This design comes from an exercise in tuning for small area on the open sky130 flow, not from production work.
Function was checked by simulation only, so behaviour that the tests miss may differ from the original.
Power and IR drop assume default switching activity.

Figure 1. M1 wires.
The bar under the picture is 100 um long. Cells faint in the background.
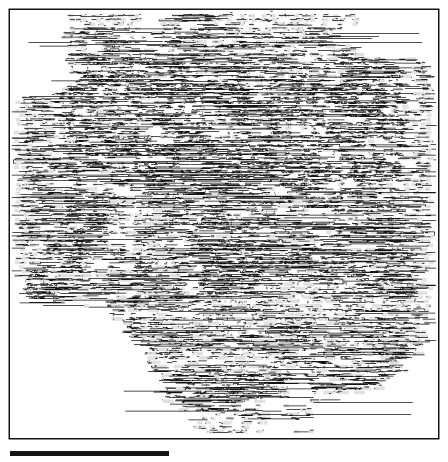
Figure 2. M2 wires.
The bar under the picture is 100 um long. Cells faint in the background.
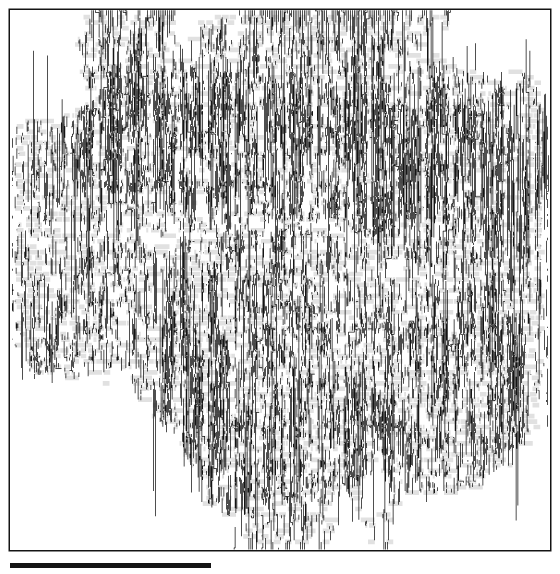
Figure 3. Metal 3.
The bar under the picture is 100 um long. Cells faint in the background.
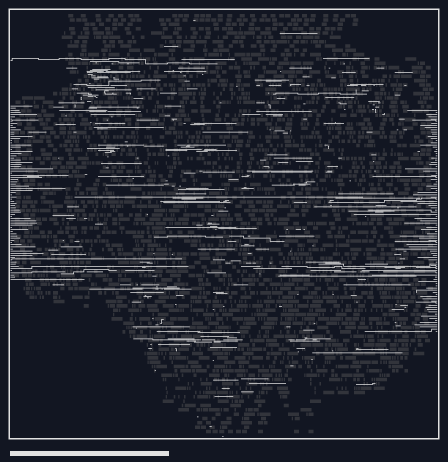
Figure 4. Signal wires on met4.
Cells faint in the background.
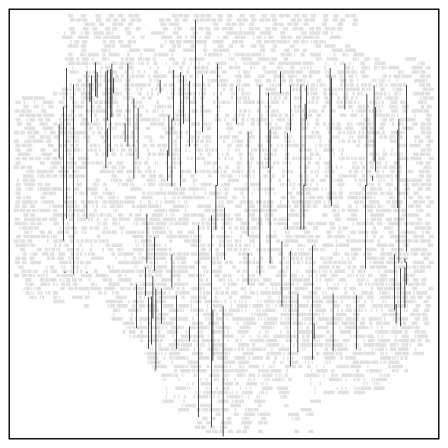
Figure 5. Congestion heat map.
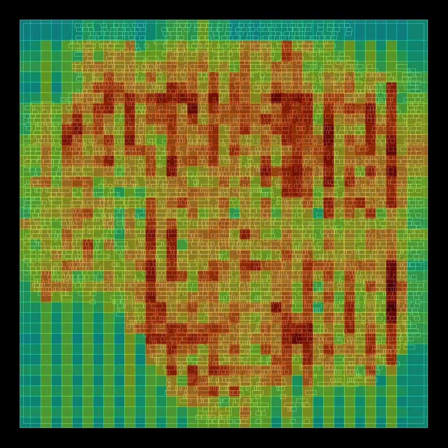
==> flow/design.v <==
module dff_mux (rst,clk,E,IN,OUT);
parameter WIDTH = 18;
parameter RSTTYPE = "SYNC";
parameter SEL = 0; 
input rst, clk, E;
input [WIDTH-1:0] IN;
output [WIDTH-1:0] OUT;
reg [WIDTH-1:0] Reg;
generate 
    if (RSTTYPE == "SYNC") begin
        always @(posedge clk) begin
            if (rst)
                Reg <= 0;
            else
            if (E)
                Reg <= IN;
        end
    end 
    else
    if (RSTTYPE == "ASYNC") begin
       always @(posedge clk or posedge rst) begin
            if (rst)
                Reg <= 0;
            else
            if (E)
                Reg <= IN;
       end
    end
endgenerate
assign OUT = (SEL)? Reg : IN;
endmodule
module DSP (A,B,C,D,CARRYIN,M,P,CARRYOUT,CARRYOUTF,CLK,OPMODE,
CEA,CEB,CEC,CECARRYIN,CED,CEM,CEOPMODE,CEP
,RSTA,RSTB,RSTC,RSTCARRYIN,RSTD,RSTM,RSTOPMODE,RSTP
,BCOUT,PCOUT,PCIN,BCIN);
input [17:0] A, B, D, BCIN;
input [47:0] C, PCIN;
input CLK, CARRYIN, RSTA, RSTB, RSTM, RSTP, RSTC, RSTD, RSTCARRYIN, RSTOPMODE;
input CEA, CEB, CEM, CEP, CEC, CED, CECARRYIN, CEOPMODE;
input [7:0] OPMODE;
output [17:0] BCOUT;
output [47:0] PCOUT, P;
output [35:0] M;
output CARRYOUT, CARRYOUTF;
parameter A0REG = 0; 
parameter A1REG = 1; 
parameter B0REG = 0; 
parameter B1REG = 1; 
parameter CREG = 1; 
parameter DREG = 1; 
parameter MREG = 1; 
parameter PREG = 1; 
parameter CARRYINREG = 1; 
parameter CARRYOUTREG = 1;
parameter OPMODEREG = 1; 
parameter CARRYINSEL = "OPMODE5"; 
parameter B_INPUT = "DIRECT"; 
parameter RSTTYPE = "SYNC"; 
wire CARRY_IN_OUT,CARRY_OUT_OUT,CARRY_IN;
reg CARRY_OUT_IN;
wire [17:0] D_OUT,B0_IN,B0_OUT,B1_OUT,A0_OUT,B1_in,A1_OUT;
reg [17:0] PRE_add_sub;
wire [35:0] M_OUT,M_1_OUT;
wire [47:0] C_OUT;
reg [47:0] POST_add_sub; 
wire [7:0] OPMODE_REG;
wire[47:0] P_OUT;
reg [47:0] X_OUT,Z_OUT;
dff_mux  #(.RSTTYPE(RSTTYPE),.WIDTH(18),.SEL(DREG)) 
D_REG(.rst(RSTD),.clk(CLK),.IN(D),.E(CED),.OUT(D_OUT));
assign B0_IN=(B_INPUT == "DIRECT")?B:(B_INPUT=="CASCADE")?BCIN:0;
dff_mux  #(.RSTTYPE(RSTTYPE),.WIDTH(18),.SEL(B0REG)) 
B0_REG(.rst(RSTB),.clk(CLK),.IN(B0_IN),.E(CEB),.OUT(B0_OUT));
dff_mux  #(.RSTTYPE(RSTTYPE),.WIDTH(18),.SEL(A0REG)) 
A0_REG(.rst(RSTA),.clk(CLK),.IN(A),.E(CEA),.OUT(A0_OUT));
dff_mux  #(.RSTTYPE(RSTTYPE),.WIDTH(48),.SEL(CREG)) 
C_REG(.rst(RSTC),.clk(CLK),.IN(C),.E(CEC),.OUT(C_OUT));
always @(*) begin
     if (OPMODE_REG[6])
        PRE_add_sub = D_OUT - B0_OUT;
    else
        PRE_add_sub = D_OUT + B0_OUT;
end
assign B1_in=(OPMODE_REG[4])?PRE_add_sub:B0_OUT;
dff_mux  #(.RSTTYPE(RSTTYPE),.WIDTH(18),.SEL(B1REG)) 
B1_REG(.rst(RSTB),.clk(CLK),.IN(B1_in),.E(CEB),.OUT(B1_OUT));
dff_mux  #(.RSTTYPE(RSTTYPE),.WIDTH(18),.SEL(A1REG)) 
A1_REG(.rst(RSTA),.clk(CLK),.IN(A0_OUT),.E(CEA),.OUT(A1_OUT));
assign M_OUT = A1_OUT*B1_OUT;
dff_mux  #(.RSTTYPE(RSTTYPE),.WIDTH(36),.SEL(MREG)) 
M_REG(.rst(RSTM),.clk(CLK),.IN(M_OUT),.E(CEM),.OUT(M_1_OUT));
assign M=~(~(M_1_OUT));
always @(*) begin
    case ({OPMODE_REG[1],OPMODE_REG[0]})
        2'b00: X_OUT = 48'b0;
        2'b01: X_OUT = M_1_OUT;
        2'b10: X_OUT = P_OUT;
        2'b11: X_OUT = {D_OUT[11:0],A1_OUT,B1_OUT};
    endcase
end
always @(*) begin
    case ({OPMODE_REG[3],OPMODE_REG[2]})
        2'b00: Z_OUT = 48'b0;
        2'b01: Z_OUT = PCIN;
        2'b10: Z_OUT = P_OUT;
        2'b11: Z_OUT =  C_OUT;
    endcase
end
assign CARRY_IN=(CARRYINSEL=="OPMODE5")?OPMODE_REG[5]:(CARRYINSEL=="CARRYIN")?CARRYIN:0;
dff_mux  #(.RSTTYPE(RSTTYPE),.WIDTH(1),.SEL(CARRYINREG)) 
CYI(.rst(RSTCARRYIN),.clk(CLK),.IN(CARRY_IN),.E(CECARRYIN),.OUT(CARRY_IN_OUT));
always @(*) begin
    if(OPMODE_REG[7]) begin
        {CARRY_OUT_IN,POST_add_sub} =  Z_OUT-X_OUT-CARRY_IN_OUT;
    end
        else begin
        {CARRY_OUT_IN,POST_add_sub} =  Z_OUT+X_OUT+CARRY_IN_OUT;
    end
end
dff_mux  #(.RSTTYPE(RSTTYPE),.WIDTH(1),.SEL(CARRYOUTREG)) 
CYO(.rst(RSTCARRYIN),.clk(CLK),.IN(CARRY_OUT_IN),.E(CECARRYIN),.OUT(CARRY_OUT_OUT));
dff_mux  #(.RSTTYPE(RSTTYPE),.WIDTH(48),.SEL(PREG)) 
P_REG(.rst(RSTP),.clk(CLK),.IN(POST_add_sub),.E(CEP),.OUT(P_OUT));
dff_mux  #(.RSTTYPE(RSTTYPE),.WIDTH(8),.SEL(OPMODEREG)) 
OPMODE0_REG(.rst(RSTOPMODE),.clk(CLK),.IN(OPMODE),.E(CEOPMODE),.OUT(OPMODE_REG));
assign PCOUT=P_OUT;
assign P=P_OUT;
assign CARRYOUT=CARRY_OUT_OUT;
assign CARRYOUTF=CARRY_OUT_OUT;
assign BCOUT = B1_OUT;
endmodule
==> flow/run.sh <==
#!/bin/bash
# synth_recipe.tcl (not shown) runs the flow's synth.tcl, then flattens the netlist and writes it again
# the make line also repeats each setting of config.mk as NAME=value (left out here)
make -C /OpenROAD-flow-scripts/flow DESIGN_CONFIG=/design/flow/config.mk WORK_HOME=/design/flow/orfs CLKGATE_MAP_FILE= SYNTH_SCRIPT=/design/flow/synth_recipe.tcl finish
==> flow/config.mk <==
export PLATFORM = sky130hd
export DESIGN_NAME = DSP
export DESIGN_NICKNAME = DSP
export VERILOG_FILES = /design/flow/design.v
export SDC_FILE = /design/flow/constraint.sdc
export NUM_CORES = 4
export LEC_CHECK = 0
export CAP_MARGIN = 20
export CORE_MARGIN = 2
export CORE_UTILIZATION = 40
export SLEW_MARGIN = 20
==> flow/constraint.sdc <==
create_clock -name core_clock -period 8.0 [get_ports {CLK}]
set_input_delay 1.6000 -clock core_clock [delete_from_list [all_inputs] [get_ports {CLK}]]
set_output_delay 1.6000 -clock core_clock [all_outputs]
set_load 0.01 [all_outputs]
==> metrics.md <==
| Metric | Value |
|---|---|
| Status | complete, no violations |
| Fillers | 7,034 |
| Post-CTS setup buffers | 0 |
| Clk sinks | 196 |
| Logic pwr share | 52.0% |
| Buffers excl. clock | 378 |
| Startpoint Class | register |
| Routability Congestion | 0.945 |
| Total power | 4.45 mW |
| Largest net degree at the start of global routing | 64 |
| #FFs+latches synth | approximately 200 |
| Max stage delay on crit path | 1.02 ns |
| Post-route setup slack | about 1.1 ns |
| Cell-internal power | 2.46 mW |
| Reg-to-reg critical path startpoint | A1_REG.Reg[14] |
| Worst path required time | 8.35 ns |
| Num CTS Buffers | 17 |
| Sequential fraction of design power | 27.4% |
| Yosys top cell area share | 18.6% |
| R2R Setup Slk | 1.13 ns |
| Placed cell area | 31,700 um^2 |
| Register area share after synthesis | between 10 and 15% |
| Num sequential | 196 |
| Diodes inserted | 2 |
| Max-cap violation count | 0 |
| Nets | 4,306 |
| TritonCTS clock tree | yes |
| Largest area contributor in the netlist | fa_1 |
| Gr ovfl total | 0 |
| Placed Cells | 4,505 |
| Crit path max-delay family | adder cells |
| Initial Utilization | about two fifths |
| CLK BUF | 17 |
| CP Cell Sequence | and2_1 -> fa_1 -> inv_1 -> fa_1 -> fa_1 -> inv_1 -> fa_1 -> fa_1 -> inv_1 -> fa_1 -> inv_1 -> ha_1 -> a21oi_1 -> o21ai_0 -> a21o_1 -> a21o_1 -> a311oi_1 -> a21oi_1 -> a21boi_0 -> mux2i_1 -> o311ai_0 |
| Synthesized area | roughly 28,000 um^2 |
| Tmin final | between 6 and 7 ns |
| Setup TNS | 0 ns |
| RSZ-0062 raised after global routing | false |
| Count of cell types in the netlist | 91 |
| Setup crit end | M_REG.Reg[33] |
Back to the opening pictures, Figure 1:
longest straight run	73.1 um
share of all routed wire	44%
nets with wire on the layer	3,881
routed wire length: 95,100 um
met1 Use GR: 34.0%
via count: 25,000

Back to the opening pictures, Figure 2:
wire length on this layer	43.7 mm
main direction	vertical
global routing usage on met2: 43.4%

Back to the opening pictures, Figure 3:
share of all routed wire	6.2%
wire length on this layer	5,890 um
main direction	horizontal
longest straight run	181 um
M3 GR Usage: 4.73%

Back to the opening pictures, Figure 4:
share of all routed wire	4.0%
main direction	vertical
longest straight run	133 um
wire length on this layer	3,770 um

Back to the opening pictures, Figure 5:
WL per Instance: 20.9 um
Core Util, Final: 46.4%
GR Util All Layers: 26.3%
gr busiest metal: met2

[registers in the layout, indices dropped and copies added, names as in the netlist]
register,count
CYO.Reg,1
B1_REG.Reg,18
A1_REG.Reg,18
OPMODE0_REG.Reg,8
C_REG.Reg,48
M_REG.Reg,36
P_REG.Reg,48
CYI.Reg,1
D_REG.Reg,18
[worst reg2reg max path: cells and delay by family, from the launching register on]
kind,cells,cell delay [ns]
simple gates,1,0.28
fa+ha+maj,7,3.18
compound gates,8,1.81
buf+inv,4,0.23
flops,1,1.02
mux,1,0.21
[power by group through the flow]
stage	Clock, mW	Combinational (mW)	Sequential [mW]
6_report	0.916	2.32	1.22
5_1_grt	0.969	2.55	1.23
4_1_cts	0.945	2.29	1.22
3_5_place_dp	0	2.28	1.24
3_3_place_gp	0	2.27	1.24
2_1_floorplan	0	1.57	1.16
[cell usage in the layout, fill, tap and decap left out, types with 7 or more instances in the layout]
cell / synthesis / final
fa_1: 261 / 261
nand2b_1: 20 / 20
xnor2_1: 91 / 91
a21oi_1: 159 / 159
o21bai_1: 16 / 16
o21a_1: 20 / 20
and3_1: 23 / 23
mux2i_1: 144 / 144
nor3_1: 41 / 41
a211oi_1: 52 / 52
o21ai_1: 16 / 16
clkbuf_16: 0 / 17
buf_4: 51 / 52
inv_1: 455 / 455
nand4_1: 25 / 25
dfxtp_1: 196 / 191
mux2_2: 81 / 81
and4_1: 7 / 7
a22o_1: 67 / 67
nor2_1: 287 / 286
a22oi_1: 21 / 21
and2_1: 147 / 147
o31ai_1: 10 / 10
o211ai_1: 23 / 23
a31oi_1: 31 / 31
a21o_1: 46 / 46
clkdlybuf4s50_1: 0 / 321
a311oi_1: 10 / 10
nor2b_1: 36 / 34
nand2_1: 309 / 309
or3_1: 14 / 14
nand3_1: 36 / 36
a21boi_0: 11 / 11
xor2_1: 34 / 34
ha_1: 267 / 267
o22ai_1: 8 / 8
o21ai_0: 98 / 98
[cell families after synthesis]
kind of cell | Yosys count | synth area share [%]
simple gates | 975 | 16.4
buf+inv | 703 | 10.1
compound gates | 680 | 16.6
fa+ha+maj | 528 | 30.6
mux | 226 | 8.43
flops | 196 | 14.0
xor+xnor | 125 | 3.90

re-timing with driven ports:
How much do the figures lean on ideal ports? The routed layout below was timed once more, with nothing changed but the port constraints.
Step 1, drivers: a clkbuf_16 drives CLK and a buf_2 each remaining input, both assumed.
Step 2 moves the port delays by t, midway between the first and last clock arrival at a register: inputs arrive t later, outputs are due t later. That takes back most of the time a late clock gives input paths.
a / b / c = ideal / step 1 / step 2; a / b = the first two.
shift t [ns]: 0.571
slack for setup (ns): 1.135 / 1.135 / 1.135
hold slack, ns: 0.493 / 0.493 / 0.493
worst register clock-pin slew, ns: 0.09 / 0.09
worst slew at a driven data input, ns: 0.11
After both steps this run still meets setup and hold. For this run, drivers alone change the setup slack by 0.000 ns; drivers and shift together by 0.000 ns.
